This is an optimization exercise on Yosys and OpenROAD, whose aim is small area, not a production implementation.
Where RTL was checked, it was by simulation tests only, not by an equivalence proof against the original.
Not every run is shown, and edits may drop behaviour that the tests do not exercise.
Function not checked in run 1: the RTL went through the layout flow alone.

--- flow/design.v: outline only ---
// module booth_mac: 3006 lines
// module mac_fa: 6 lines
// module g_oai22: 5 lines
// module g_nor2: 5 lines
// module g_xnor2: 5 lines
// module g_xor2: 5 lines
// module mac_ha: 6 lines
// module mac_bk64: 256 lines
// module rf_rdport: 27 lines
// module g_aoi222: 5 lines
// module g_nand4: 5 lines
// module g_nand3: 5 lines
// module g_or3: 5 lines
// module icarus_core: 356 lines
// module g_majn: 5 lines
module icarus_core(Clk, Rst, IM_Addr, IM_Data, DM_Addr, DM_Read, DM_WriteEn, DM_WriteData, DM_ReadData, WB_Enable, WB_Reg, WB_Data);
  // ...
==> flow/flow/run.sh <==
#!/bin/bash
# Standard layout flow; the port buffers use the smallest buffer cell.
set -e
export BUFFER_PORTS_ARGS="-buffer_cell sky130_fd_sc_hd__buf_1"
bash standard.sh > standard_flow.log 2>&1
==> flow/standard.sh <==
#!/bin/bash
# synth_recipe.tcl (not shown) runs the flow's synth.tcl, then flattens the netlist and writes it again
# the make line also repeats each setting of config.mk as NAME=value (left out here)
make -C /OpenROAD-flow-scripts/flow DESIGN_CONFIG=/design/flow/config.mk WORK_HOME=/design/flow/orfs CLKGATE_MAP_FILE= SYNTH_SCRIPT=/design/flow/synth_recipe.tcl "${@:-finish}"
==> flow/config.mk <==
export PLATFORM = sky130hd
export DESIGN_NAME = icarus_core
export DESIGN_NICKNAME = icarus_core
export VERILOG_FILES = /design/flow/design.v
export SDC_FILE = /design/flow/constraint.sdc
export NUM_CORES = 4
export LEC_CHECK = 0
export CAP_MARGIN = 20
export CORE_MARGIN = 2
export CORE_UTILIZATION = 45
export CTS_BUF_LIST = sky130_fd_sc_hd__clkbuf_16
export CTS_CLUSTER_DIAMETER = 100
export CTS_CLUSTER_SIZE = 20
export PLACE_DENSITY = 0.55
export SLEW_MARGIN = 20
export SYNTH_HIERARCHICAL = 1
export SYNTH_MINIMUM_KEEP_SIZE = 0
==> flow/constraint.sdc <==
create_clock -name core_clock -period 20.0 [get_ports {Clk}]
set_input_delay 4.0000 -clock core_clock [delete_from_list [all_inputs] [get_ports {Clk}]]
set_output_delay 4.0000 -clock core_clock [all_outputs]
set_load 0.01 [all_outputs]
Run 1, congestion heat map:
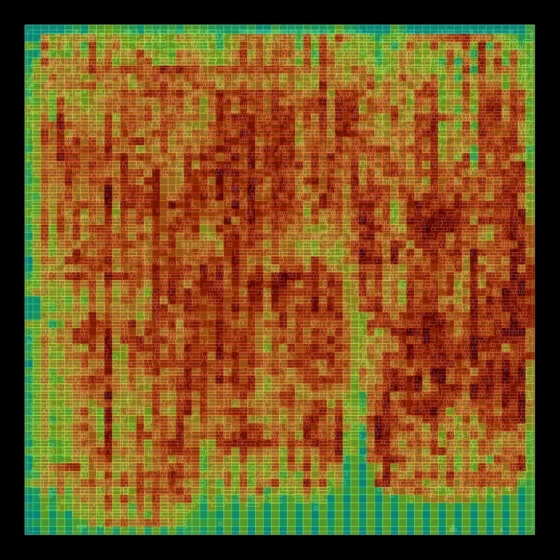
met3 Usage GRT: 11.1%
met2 Use GR: 61.5%

Run 1, clock network drawn from the DEF:
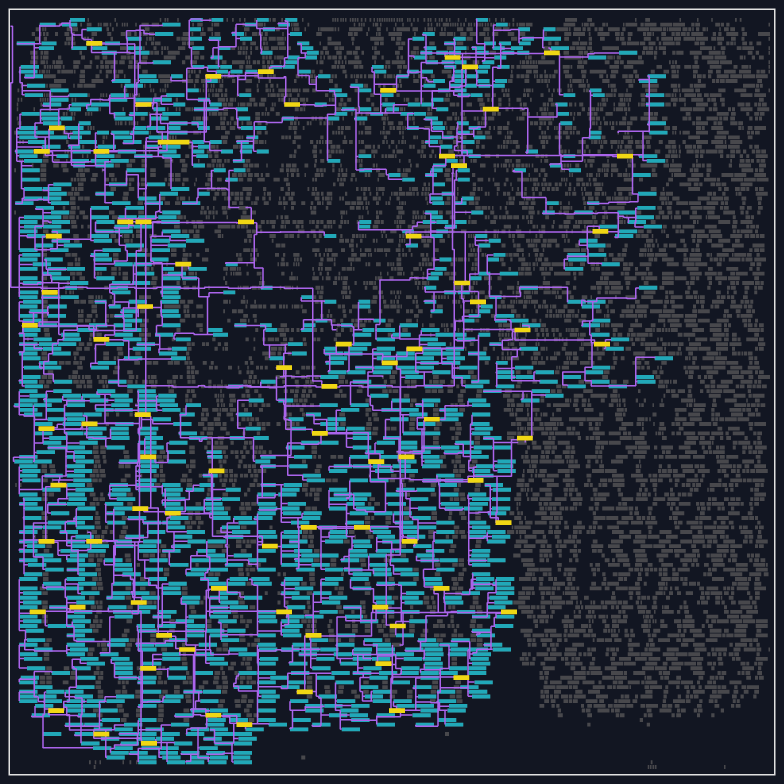
Key: purple = clock wires [length 16,400 um]; yellow = cells driving clock nets [count 81]; cyan = flip-flops [count 1,390]
There are 82 routed clock nets.
Setup Skew: 0.0370 ns

Run 1, met3 routing:
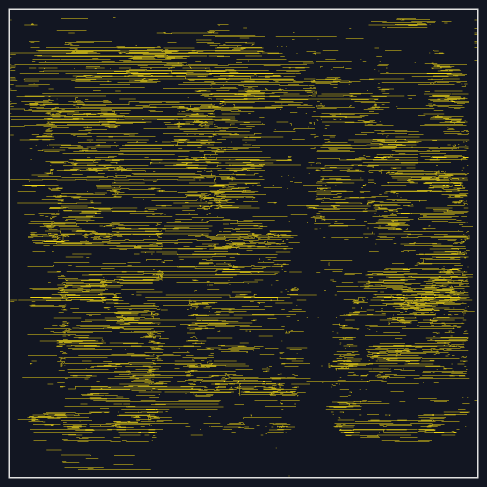
The wires run mostly horizontal. The layer carries 48.3 mm of wire. 1,268 nets have wire on it. The longest straight run is 220 um.

Run 1, sequential cells coloured by netlist name:
Scale bar: 100 um. Other sequential cells in the stronger grey, the rest of the logic in the fainter grey.
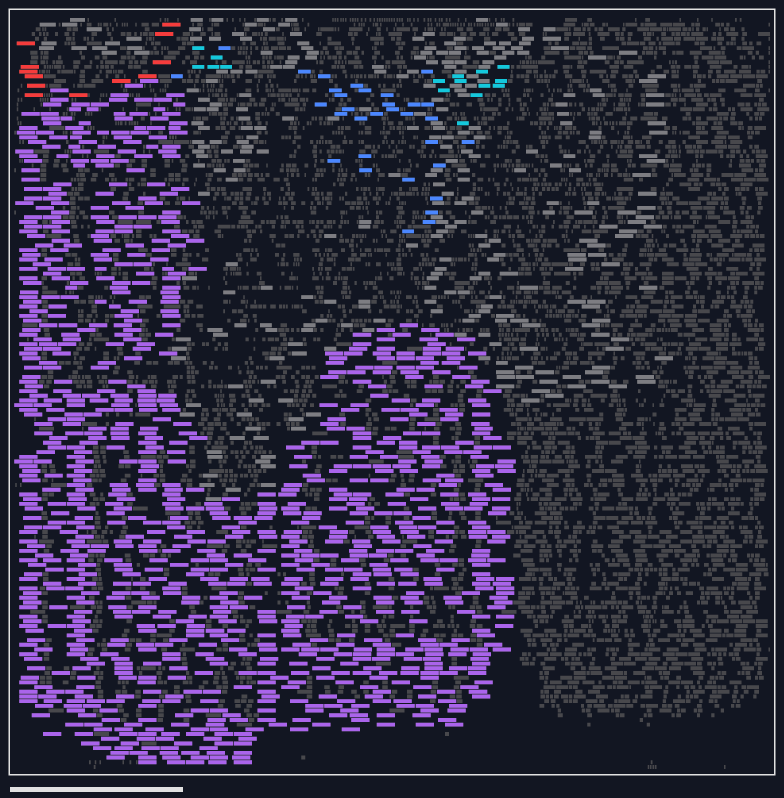
Key: blue = w_data [sequential cells 32, where north]; red = f_pc4 [sequential cells 12, where north-west]; cyan = e_imm [sequential cells 16]; purple = rf [sequential cells 1,024]
Another 306 sequential cells are not coloured.
sequential cell area share: 41.0%

==> impl_metrics.ini, run 1 <==
[outcome]
outcome = timing/DRC/antenna clean

[timing]
whs_ns = 0.332
setup_viol = 0
layout_setup_ws_ns = 2.47
tightestPinTransition_ns = 1.29
period_needed_ns = 17.53
slew_headroom_pct = 14.3
fin_crit_sh_pct = 87.7
fmax_ghz = 0.0570
rsz0062_at_grt = false
hold_viol = 0
tns_ns = 0
drv_slew = 0

[logic_synthesis]
netlist_area_mm2 = 0.0864
synth_cell_types = 115
synth_edf_count = 1080
yosysSeqAreaShare_pct = 45.0
yosys-top-cells-area = edfxtp_1, fa_1, a222oi_1, xor2_1, dfxtp_1
synth_most_common_cell = edfxtp_1
synth-compound-area-share_pct = 18.3
ys.flop_type = edfxtp_1
muxShareOfSynthArea_pct = 2.31
synthAdderAreaFrac_pct = 16.6
avgSynthCellArea_um2 = 12.4
synth_cells = 6993
synth_top_family_by_area = compound AO/OA/AOI/OAI gates
synthSimpleGateAreaFrac_pct = 8.16
synth_top_area_share_pct = 37.5
ys.warnings.count = 7
ys_seq_elements = 1390
async_reset_ff_share_pct = 3.24
synth_commonest_cells = edfxtp_1, a222oi_1, o22ai_1
synth_top_area_cell = edfxtp_1
synthXorXnorAreaFrac_pct = 7.26

[detailed_routing]
via_per_inst = 7.38
wl_per_cell_um = 40.8
drc_errors = 0
vias = 73292
drt-initial-drc-count = 14662
drtPass1Iterations = 15
totalWireLength_mm = 405
ant_nets = 0

[setup_path]
r2r_cells = 56
cpMostUsedCell = maj3_2
required_ns = 20.62
r2r_slack_ns = 2.47
worst_setup_path_end_kind = register
critPathSlowestCell = dfxtp_1
cp_max_fo = 37
cp-start-kind = register
critical-path-max-stage-delay_ns = 0.80
crit_type = register to register
arrival_ns = 18.15
path_buf_inv = 4
path_delay_family = adder cells
cp.depth = 56

[grt]
grt_first_pass_wirelength_mm = 562
grt_max_degree = 65
grt_overflow = 0
antenna_found_initial = 48
grt_pass1_vias = 70944
grtUsageTotal_pct = 40.4

[floorplan]
die-area_mm2 = 0.196
core-area_mm2 = 0.191
rows = 160
io_pins = 181
dieWidth_um = 442
start_util_pct = 45.4
die_height_um = 442

[layout]
nFillCells = 16907
final_area_mm2 = 0.0949
synthToLayoutAreaGrowth_pct = 9.80
largest_register_ffs = 1024
layout_common_cells = edfxtp_1, a222oi_1, o22ai_1, xor2_1, fa_1
fin_nets = 8194
final_common_cell = edfxtp_1
final_layout_size_suffix_gt1_share_pct = 9.62

[placed_design]
dp_hpwl_mm = 269
placed_area_mm2 = 0.0924
routabilityCongestion = 1.01
place_ws_ns = 2.81
portBuffers = 160

[clock_network]
cts_setup_buffers = 0
numClockSinks = 1390
cts.htree.levels = 3
cts_buffers = 81
hold_buffers = 0
cts.reportedPaths.clkPinSlew_ns = 0.10
cts_resized = 0
cts_root_buffer = clkbuf_16
cts_buffer_depth = 3
clk_latency_ns = 0.74
tritoncts = built

[hold_path]
worstHoldPathCells = 0
hold_class = register to register

[run]
drv_cap = 0
-- run 1: metrics by stage --
step | utilization, % | instances
final | 49.8 | 9935
after detailed placement | 48.5 | 9769
after global routing | 49.8 | 9911
after global placement | 48.4 | 9766
after CTS | 49.7 | 9897
after floorplan | - | 7060
-- run 1: layout make-up --
| cell class | count | area (um^2) | share of cell area [%] |
|---|---|---|---|
| inverter | 210 | 788 | 0.830 |
| clock inverter | 46 | 298 | 0.314 |
| sequential | 1390 | 38900 | 41.0 |
| tap | 2511 | 3140 | 3.31 |
| timing repair buffer | 460 | 2940 | 3.10 |
| clock buffer | 82 | 2050 | 2.16 |
| antenna | 35 | 87.6 | 0.0923 |
| multi-input combinational | 5201 | 46700 | 49.2 |
-- run 1: routing by layer --
| layer | part of all wire [%] | global-route usage, % | up-vias |
|---|---|---|---|
| li1 | - | - | 29063 |
| met1 | 35 | 49.5 | 36944 |
| met2 | 44 | 61.5 | 5846 |
| met3 | 12 | 11.1 | 1401 |
| met4 | 8.7 | 29.2 | 38 |
| met5 | 0.064 | 0 | - |
Run 1, cells coloured by class:
Scale bar: 100 um.
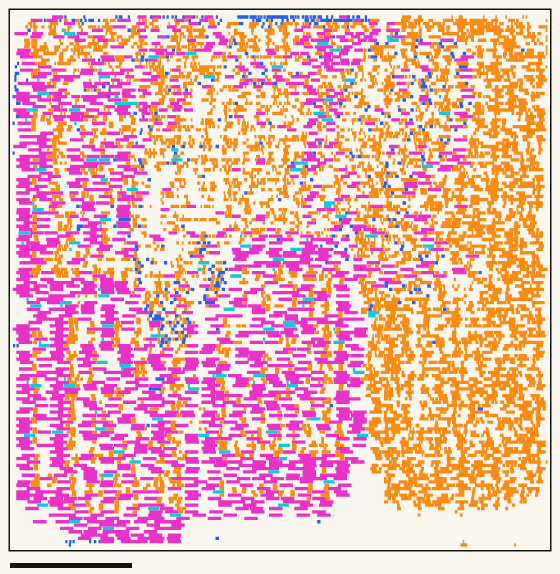

--- run 2 (diff from run 1) ---
--- a/flow/design.v
+++ b/flow/design.v
@@ -3421,6 +3421,16 @@
     wire idA_mem = m_rw & (m_dest == rs) & (rs != 5'd0);
     wire idB_mem = m_rw & (m_dest == rt) & (rt != 5'd0);
-    wire [31:0] id_a = idA_mem ? m_alu : rd1;
-    wire [31:0] id_b = idB_mem ? m_alu : (((op == 6'h01) & ~byp_rt) ? {27'd0, rt} : rd2);
+    wire [31:0] id_a, id_b;
+    wire bgz_c = (op == 6'h01) & ~byp_rt & ~idB_mem;
+    wire idB_r = ~idB_mem & ~bgz_c;
+    genvar gi;
+    generate for (gi = 0; gi < 32; gi = gi + 1) begin : idf
+        g_mux2 fa(.a(rd1[gi]), .b(m_alu[gi]), .s(idA_mem), .y(id_a[gi]));
+        if (gi < 5) begin : lo5
+            g_mux3 fb(.s0(idB_mem), .d0(m_alu[gi]), .s1(idB_r), .d1(rd2[gi]), .s2(bgz_c), .d2(rt[gi]), .y(id_b[gi]));
+        end else begin : hi27
+            g_ao22 fb(.a1(idB_mem), .a2(m_alu[gi]), .b1(idB_r), .b2(rd2[gi]), .y(id_b[gi]));
+        end
+    end endgenerate
     wire bc_eq = (id_a == id_b);
     wire [31:0] ltc;
@@ -3535,6 +3545,12 @@
     wire exB_mem = m_rw & (m_dest == e_rt) & (e_rt != 5'd0);
     wire exB_wb = w_rw & (w_dest == e_rt);
-    wire [31:0] A = exA_mem ? m_alu : (exA_wb ? w_data : e_rd1);
-    wire [31:0] FB = exB_mem ? m_alu : (exB_wb ? w_data : e_rd2);
+    wire [31:0] A, FB;
+    wire sA_m = exA_mem, sA_w = ~exA_mem & exA_wb, sA_r = ~exA_mem & ~exA_wb;
+    wire sB_m = exB_mem, sB_w = ~exB_mem & exB_wb, sB_r = ~exB_mem & ~exB_wb;
+    genvar gf;
+    generate for (gf = 0; gf < 32; gf = gf + 1) begin : fwd
+        g_mux3 ma(.s0(sA_m), .d0(m_alu[gf]), .s1(sA_w), .d1(w_data[gf]), .s2(sA_r), .d2(e_rd1[gf]), .y(A[gf]));
+        g_mux3 mb(.s0(sB_m), .d0(m_alu[gf]), .s1(sB_w), .d1(w_data[gf]), .s2(sB_r), .d2(e_rd2[gf]), .y(FB[gf]));
+    end endgenerate
     wire e_immcls = (e_cls <= C_XOR);
     wire e_sext = (e_cls <= C_SLTU);
@@ -3614,11 +3630,19 @@
                  (f_sh & (~sh_right | sh_rot | (samt == 5'd0)));
     wire hi_en = f_mfhi | (f_sh & sh_right);
-    wire [31:0] logic_res = ({32{f_and}} & (A & B)) | ({32{f_or}} & (A | B)) |
-                            ({32{f_xor}} & (A ^ B)) | ({32{f_nor}} & ~(A | B));
+    wire lt0 = f_nor, lt1 = f_or | f_xor, lt3 = f_and | f_or;
+    wire [31:0] logic_res;
+    genvar gq;
+    generate for (gq = 0; gq < 32; gq = gq + 1) begin : lgc
+        g_mux4 lu(.d0(lt0), .d1(lt1), .d2(lt1), .d3(lt3), .s0(B[gq]), .s1(A[gq]), .y(logic_res[gq]));
+    end endgenerate
     wire se_h = f_se & (esh == 5'b11000);
     wire se_b = f_se & (esh == 5'b10000);
     wire [31:0] se_res = ({32{se_h}} & {{16{B[15]}}, B[15:0]}) | ({32{se_b}} & {{24{B[7]}}, B[7:0]});
-    wire [31:0] res = ({32{lo_en}} & P[31:0]) | ({32{hi_en}} & P[63:32]) | logic_res | se_res |
-                      {f_sra & B[31], 30'd0, (f_slt | f_sltu) & P[63]};
+    wire [31:0] res_x = logic_res | se_res | {f_sra & B[31], 30'd0, (f_slt | f_sltu) & P[63]};
+    wire [31:0] res;
+    genvar gr;
+    generate for (gr = 0; gr < 32; gr = gr + 1) begin : rsel
+        g_ao221 ra(.a1(lo_en), .a2(P[gr]), .b1(hi_en), .b2(P[gr+32]), .c(res_x[gr]), .y(res[gr]));
+    end endgenerate
     wire alu_rw = ~(f_mult | f_multu | f_mthi | f_mtlo | f_jr | f_madd | f_msub |
                     (f_movn & (B == 32'd0)) | (f_movz & (B != 32'd0)));
@@ -3653,20 +3677,21 @@
     assign DM_WriteData[31:24] = (m_bs == 2'b11) ? m_wd[31:24] : ((m_bs == 2'b00) ? m_wd[7:0] : m_wd[15:8]);
     wire [31:0] word = DM_ReadData;
-    reg [31:0] ld;
-    always @(*) begin
-        ld = 32'd0;
-        case (m_bs)
-            2'b11: if (ma == 2'b00) ld = word;
-            2'b00: case (ma)
-                2'b00: ld = {{24{word[7]}}, word[7:0]};
-                2'b01: ld = {{24{word[15]}}, word[15:8]};
-                2'b10: ld = {{24{word[15]}}, word[23:16]};
-                default: ld = {{24{word[15]}}, word[31:24]};
-            endcase
-            2'b01: if (ma == 2'b00) ld = {{16{word[15]}}, word[15:0]};
-                   else if (ma == 2'b10) ld = {{16{word[15]}}, word[31:16]};
-            default: ld = 32'd0;
-        endcase
-    end
+    wire ld_b = (m_bs == 2'b00), ld_h = (m_bs == 2'b01), ld_w = m_bs[1];
+    wire ld_ok = ld_b | (ld_h & ~ma[0]) | (ma == 2'b00);
+    wire [1:0] lane = ld_b ? ma : {ld_h & ma[1], 1'b0};
+    wire ld_sgn = (ld_b & (ma == 2'b00)) ? word[7] : word[15];
+    wire [31:0] ld;
+    genvar gm;
+    generate for (gm = 0; gm < 8; gm = gm + 1) begin : ldlo
+        wire t;
+        g_mux4 lm(.d0(word[gm]), .d1(word[8+gm]), .d2(word[16+gm]), .d3(word[24+gm]), .s0(lane[0]), .s1(lane[1]), .y(t));
+        assign ld[gm] = ld_ok & t;
+    end endgenerate
+    generate for (gm = 8; gm < 16; gm = gm + 1) begin : ldmid
+        assign ld[gm] = ld_ok & (ld_b ? ld_sgn : (lane[1] ? word[16+gm] : word[gm]));
+    end endgenerate
+    generate for (gm = 16; gm < 32; gm = gm + 1) begin : ldhi
+        assign ld[gm] = ld_ok & (ld_w ? word[gm] : ld_sgn);
+    end endgenerate
     always @(posedge Clk) begin
         if (Rst) w_rw <= 1'b0;
@@ -3702,2 +3727,27 @@
     assign y = (~a & b) | (~a & c) | (b & c);
 endmodule
+module g_mux3(s0, d0, s1, d1, s2, d2, y);
+    input s0, d0, s1, d1, s2, d2;
+    output y;
+    assign y = (s0 & d0) | (s1 & d1) | (s2 & d2);
+endmodule
+module g_ao221(a1, a2, b1, b2, c, y);
+    input a1, a2, b1, b2, c;
+    output y;
+    assign y = (a1 & a2) | (b1 & b2) | c;
+endmodule
+module g_mux4(d0, d1, d2, d3, s0, s1, y);
+    input d0, d1, d2, d3, s0, s1;
+    output y;
+    assign y = s1 ? (s0 ? d3 : d2) : (s0 ? d1 : d0);
+endmodule
+module g_mux2(a, b, s, y);
+    input a, b, s;
+    output y;
+    assign y = s ? b : a;
+endmodule
+module g_ao22(a1, a2, b1, b2, y);
+    input a1, a2, b1, b2;
+    output y;
+    assign y = (a1 & a2) | (b1 & b2);
+endmodule
Run 2, cells coloured by class:
Scale bar: 100 um.
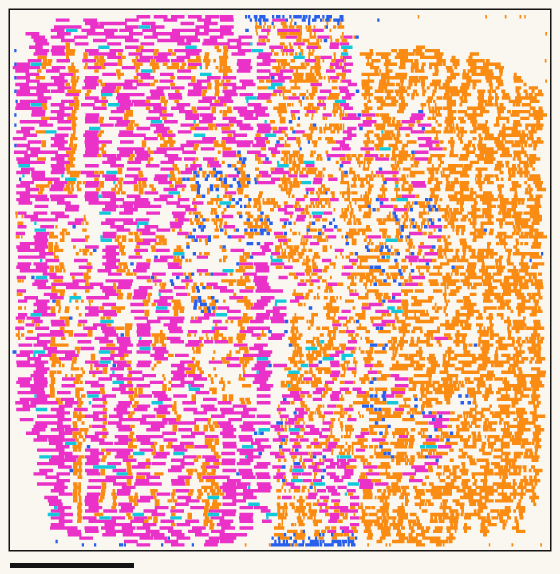
Key: cyan = clock drivers and dummy loads [cells 135]; orange = all other logic [cells 4,825]; blue = other buffers and delay cells [cells 429]; magenta = flops [cells 1,390]
Core ar.: 0.183 mm^2
sequential cell area share: 42.4%

Run 2, clock network drawn from the DEF:
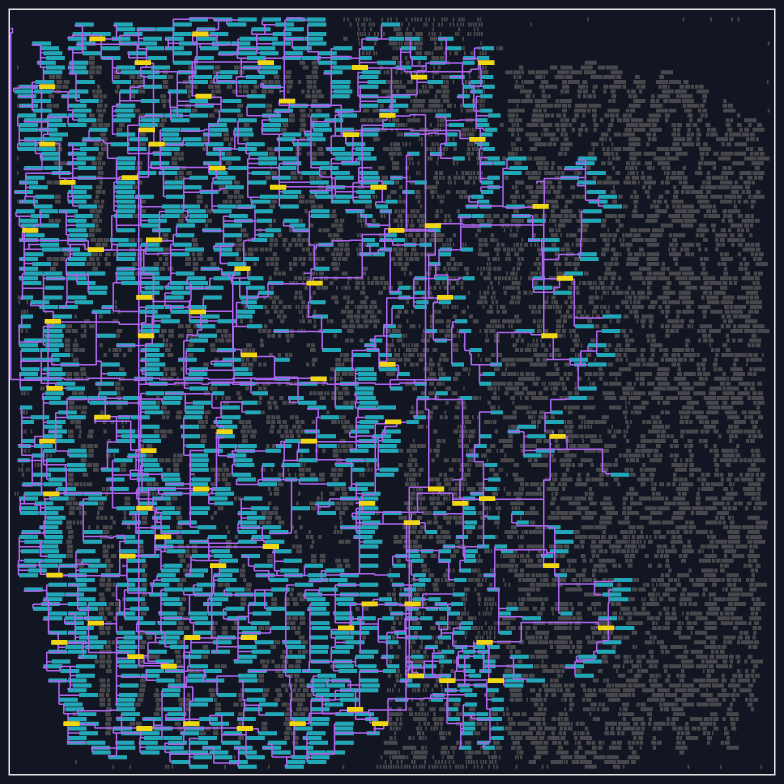
Key: purple = clock wires [length 16,400 um]; cyan = flip-flops [count 1,390]; yellow = cells driving clock nets [count 82]
There are 83 routed clock nets.
Setup Skew: 0.0435 ns
Clock Latency Late Sink: 0.77 ns

==> impl_metrics.ini, run 2 <==
[timing]
drv_slew = 0
fmax_ghz = 0.0598
rsz0062_at_grt = false
layout_setup_ws_ns = 3.28
fin_crit_sh_pct = 83.6
setup_viol = 0
slew_headroom_pct = 15.2
tightestPinTransition_ns = 1.26
whs_ns = 0.388
tns_ns = 0
hold_viol = 0
period_needed_ns = 16.72

[floorplan]
die_height_um = 434
start_util_pct = 45.4
dieWidth_um = 434
rows = 157
die-area_mm2 = 0.188
io_pins = 181

[logic_synthesis]
yosysSeqAreaShare_pct = 46.7
synth_top_area_share_pct = 39.0
yosys-top-cells-area = edfxtp_1, fa_1, a222oi_1, xor2_1, dfxtp_1
synth_most_common_cell = edfxtp_1
synth_cells = 6305
async_reset_ff_share_pct = 3.24
synth_top_area_cell = edfxtp_1
synth_commonest_cells = edfxtp_1, a222oi_1, xor2_1
netlist_area_mm2 = 0.0832
synth_cell_types = 96
ys.warnings.count = 7
ys_seq_elements = 1390
avgSynthCellArea_um2 = 13.2
ys.flop_type = edfxtp_1
synth_edf_count = 1080

[setup_path]
arrival_ns = 17.38
r2r_slack_ns = 3.28
cp.depth = 51
path_buf_inv = 3
cp_max_fo = 36
critical-path-max-stage-delay_ns = 0.77
cp-start-kind = register
cpMostUsedCell = maj3_2
crit_type = register to register
r2r_cells = 51
path_delay_family = adder cells
worst_setup_path_end_kind = register
required_ns = 20.65
critPathSlowestCell = dfxtp_1

[layout]
nFillCells = 15926
largest_register_ffs = 1024
final_layout_size_suffix_gt1_share_pct = 10.9
synthToLayoutAreaGrowth_pct = 10.4
final_common_cell = edfxtp_1
layout_common_cells = edfxtp_1, a222oi_1, xor2_1, o22ai_1, fa_1
fin_nets = 7514
fin_cells = 9279
final_core_util_pct = 50.1
final_area_mm2 = 0.0918
multi_input_area_mm2 = 0.0439
seqCellArea_mm2 = 0.0389

[clock_network]
cts.reportedPaths.clkPinSlew_ns = 0.10
cts_buffers = 82
cts_resized = 0
cts_setup_buffers = 0
hold_buffers = 0
tritoncts = built
numClockSinks = 1390
cts_buffer_depth = 3
cts_root_buffer = clkbuf_16
cts.htree.levels = 3

[detailed_routing]
wl_met3_mm = 43.8
maxUsedRoutingLayer = met5
totalWireLength_mm = 381
met1Wirelength_mm = 128
drtPass1Iterations = 15
wl_per_cell_um = 41.1
ant_nets = 0
wl_met2_mm = 172
drc_errors = 0
via_per_inst = 7.36
vias = 68261
drt-initial-drc-count = 15277

[grt]
grtUsageTotal_pct = 39.7
grt_first_pass_wirelength_mm = 524
antenna_found_initial = 39
grt_pass1_vias = 66387
grt.busiest_layer = met2
met1_usage_pct = 46.4
grtUsageMet2_pct = 61.7
grt_max_degree = 65
gr-usage-met3_pct = 10.8
grt_overflow = 0

[placed_design]
dp_cells = 9107
dp_hpwl_mm = 248
routabilityCongestion = 1.03
portBuffers = 160
place_ws_ns = 3.47
placed_area_mm2 = 0.0893

[hold_path]
hold_class = register to register
worstHoldPathCells = 0

[outcome]
outcome = timing/DRC/antenna clean

[run]
drv_cap = 0
[run 2: cell count changes after synthesis, sizes merged, moves of 47 or more]
| cell | delta |
|---|---|
| a21oi | -103 |
| buf | -51 |
| clkbuf | -51 |
| ha | -64 |
| mux2 | +50 |
| mux2i | -114 |
| nand2 | -70 |
| nor2 | -85 |
| o21ai | -125 |
| o22ai | -47 |
[run 2: final cells by class]
cell class                      count  area share (%)
Antenna cell                       36          0.0981
Clock buffer                       86            2.34
Clock inverter                     49           0.311
Inverter                          217           0.887
Multi-Input combinational cell   4608            47.8
Sequential cell                  1390            42.4
Tap cell                         2464            3.36
Timing Repair Buffer              429            2.85
[run 2: logic make-up after synthesis]
| group | count (synthesis) | synth area share, % |
|---|---|---|
| compound gates | 1787 | 17.7 |
| xor+xnor | 726 | 7.65 |
| fa+ha+maj | 752 | 16.3 |
| buf+inv | 374 | 1.95 |
| flops | 1390 | 46.7 |
| mux | 153 | 2.74 |
| other cells | 2 | 0.00903 |
| simple gates | 1121 | 6.98 |
Run 2, met3 routing:
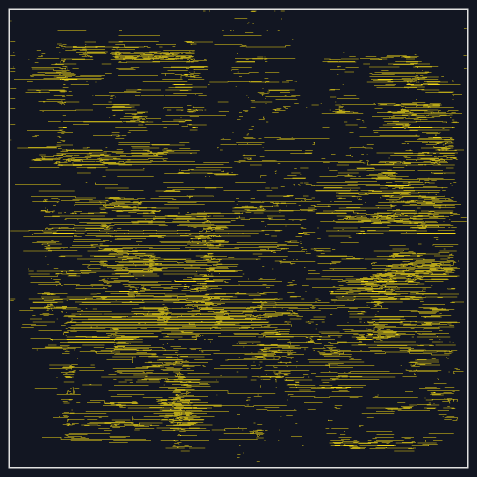

--- run 3 (diff from run 2) ---
==> flow/run.sh (new file) <==
#!/bin/bash
# synth_recipe.tcl (not shown) runs the flow's synth.tcl, then flattens the netlist and writes it again
# the make line also repeats each setting of config.mk as NAME=value (left out here)
make -C /OpenROAD-flow-scripts/flow DESIGN_CONFIG=/design/flow/config.mk WORK_HOME=/design/flow/orfs CLKGATE_MAP_FILE= SYNTH_SCRIPT=/design/flow/synth_recipe.tcl finish
removed: flow/flow/run.sh
removed: flow/standard.sh
Run 3, met3 routing:
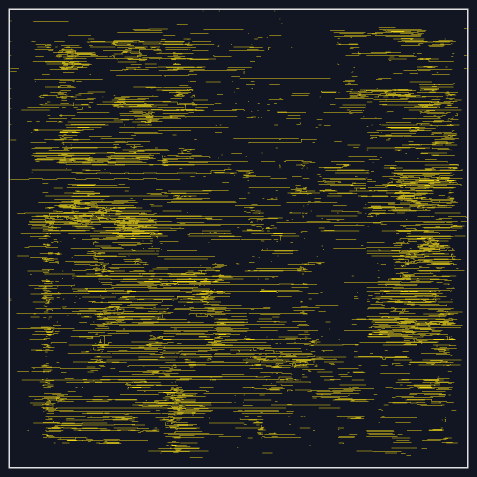
The layer carries 42.4 mm of wire. The layer holds 11% of the routed length. 1,199 nets have wire on it.

Run 3, sequential cells coloured by netlist name:
Scale bar: 100 um. Other sequential cells in the stronger grey, the rest of the logic in the fainter grey.
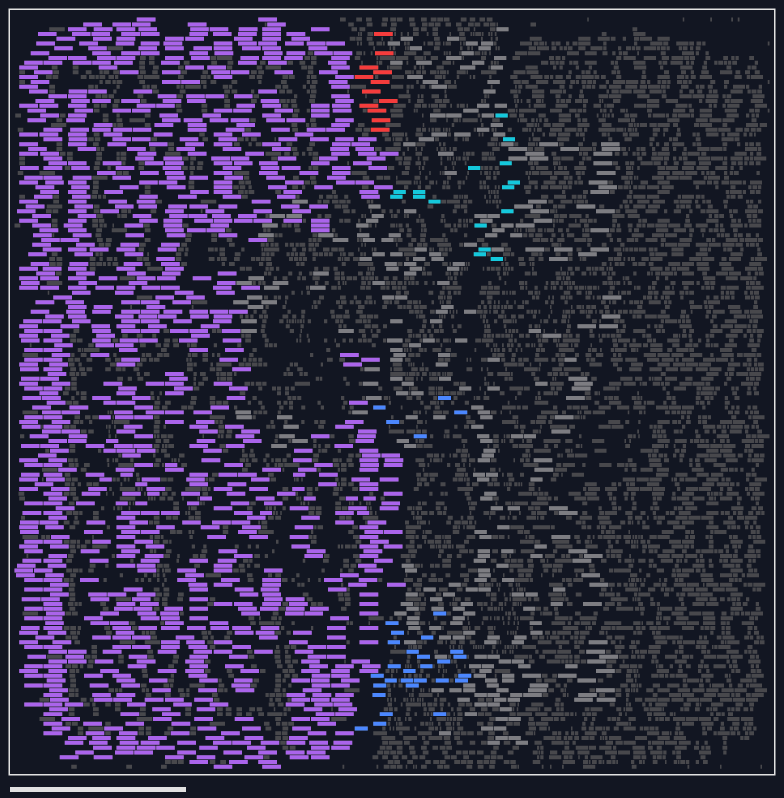
Key: cyan = e_imm [sequential cells 16]; blue = w_data [sequential cells 32, where south]; red = f_pc4 [sequential cells 12, where north]; purple = rf [sequential cells 1,024]
Another 306 sequential cells are not coloured.

==> impl_metrics.ini, run 3 <==
[outcome]
outcome = timing/DRC/antenna clean

[floorplan]
die-area_mm2 = 0.188
start_util_pct = 45.4
dieWidth_um = 434
die_height_um = 434
core-area_mm2 = 0.183
io_pins = 181
rows = 157

[placed_design]
routabilityCongestion = 1.01
dp_hpwl_mm = 255
dp_cells = 9112
place_ws_ns = 3.32
placed_area_mm2 = 0.0903
portBuffers = 160

[grt]
grt_pass1_vias = 67051
gr-usage-met3_pct = 9.30
grt_overflow = 0
grt_first_pass_wirelength_mm = 530
grt_max_degree = 65
met1_usage_pct = 48.0
grtUsageMet2_pct = 62.6
grt.busiest_layer = met2
antenna_found_initial = 36
grtUsageTotal_pct = 40.2

[detailed_routing]
maxUsedRoutingLayer = met5
drtPass1Iterations = 14
drt-initial-drc-count = 15396
vias = 68006
via_per_inst = 7.31
drc_errors = 0
wl_per_cell_um = 41.2
totalWireLength_mm = 384
wl_met3_mm = 42.4
wl_met2_mm = 175
met1Wirelength_mm = 131

[logic_synthesis]
ys.warnings.count = 7
avgSynthCellArea_um2 = 13.2
synth_edf_count = 1080
ys_seq_elements = 1390
yosysSeqAreaShare_pct = 46.7
ys.flop_type = edfxtp_1
synth_top_area_share_pct = 39.0
synth_cell_types = 96
netlist_area_mm2 = 0.0832
async_reset_ff_share_pct = 3.24
synth_commonest_cells = edfxtp_1, a222oi_1, xor2_1
synth_top_area_cell = edfxtp_1
synth_cells = 6305
synth_most_common_cell = edfxtp_1
yosys-top-cells-area = edfxtp_1, fa_1, a222oi_1, xor2_1, dfxtp_1

[layout]
final_common_cell = edfxtp_1
largest_register_ffs = 1024
multi_input_area_mm2 = 0.0439
final_layout_size_suffix_gt1_share_pct = 10.8
layout_common_cells = edfxtp_1, a222oi_1, xor2_1, o22ai_1, fa_1
seqCellArea_mm2 = 0.0389
synthToLayoutAreaGrowth_pct = 11.6
fin_nets = 7517
final_area_mm2 = 0.0928
fin_cells = 9299
final_core_util_pct = 50.6
nFillCells = 15894

[setup_path]
required_ns = 20.66
critPathSlowestCell = dfxtp_1
critical-path-max-stage-delay_ns = 0.82
crit_type = register to register
arrival_ns = 17.58
r2r_slack_ns = 3.08
cpMostUsedCell = maj3_2
path_delay_family = adder cells
worst_setup_path_end_kind = register
cp_max_fo = 36
path_buf_inv = 4
cp-start-kind = register
r2r_cells = 52
cp.depth = 52

[clock_network]
clk_latency_ns = 0.74
cts_buffers = 80
hold_buffers = 0
cts_setup_buffers = 0
cts_root_buffer = clkbuf_16
cts_resized = 0
cts.htree.levels = 3
cts.reportedPaths.clkPinSlew_ns = 0.09
numClockSinks = 1390
cts_buffer_depth = 3
tritoncts = built

[timing]
drv_slew = 0
tightestPinTransition_ns = 1.27
period_needed_ns = 16.92
slew_headroom_pct = 14.8
tns_ns = 0
layout_setup_ws_ns = 3.08
fin_skew_ns = 0.0316
fin_crit_sh_pct = 84.6
whs_ns = 0.422
rsz0062_at_grt = false
fmax_ghz = 0.0591
hold_viol = 0
setup_viol = 0

[run]
drv_cap = 0

[hold_path]
hold_class = register to register
worstHoldPathCells = 0
## run 3: changes by cell type in the layout (fill, tap and decap cells not counted), moves of 4 or more
cell,delta
clkdlybuf4s50_1,+160
buf_1,-160
buf_4,+6
inv_1,+4
diode_2,+21
clkbuf_16,-4
## run 3: cells by family (layout without fill, tap and decap cells)
| group | count (synthesis) | count (layout) | share of synthesized area [%] |
|---|---|---|---|
| compound gates | 1787 | 1787 | 17.7 |
| flops | 1390 | 1390 | 46.7 |
| simple gates | 1121 | 1121 | 6.98 |
| fa+ha+maj | 752 | 752 | 16.3 |
| xor+xnor | 726 | 726 | 7.65 |
| buf+inv | 374 | 780 | 1.95 |
| mux | 153 | 153 | 2.74 |
| other cells | 2 | 126 | 0.00903 |
## run 3: final cells by class
type                       count  area share, %
multi-input combinational   4608           47.3
tap                         2464           3.32
clock inverter                47          0.248
timing repair buffer         434           3.95
clock buffer                  82           2.21
antenna                       57          0.154
sequential                  1390           41.9
inverter                     217          0.878

re-timing with driven ports:
The results above use ideal ports. As a check the final layouts listed here were re-extracted and re-timed, cells and wires unchanged.
Step 1 (the two cells are an assumption about what drives the block):
set clk [get_ports {Clk}]
set_driving_cell -lib_cell sky130_fd_sc_hd__clkbuf_16 $clk
set_driving_cell -lib_cell sky130_fd_sc_hd__buf_2 [delete_from_list [all_inputs] $clk]
Step 2 times the ports against the registers' clock, not the clock port: input delays grow and output delays shrink by t, the midpoint of the rising clock arrivals with the driver on.
Three values: no drivers, after step 1, after step 2; two values: the first two.
| run | t, ns | setup slack, ns | hold slack, ns |
|---|---|---|---|
| run 1 | 0.805 | 2.466 / 2.466 / 2.466 | 0.332 / 0.332 / 0.332 |
| run 2 | 0.825 | 3.276 / 3.276 / 3.276 | 0.388 / 0.388 / 0.388 |
| run 3 | 0.804 | 3.082 / 3.082 / 3.082 | 0.422 / 0.422 / 0.422 |
After both steps setup and hold are still met in every run listed.
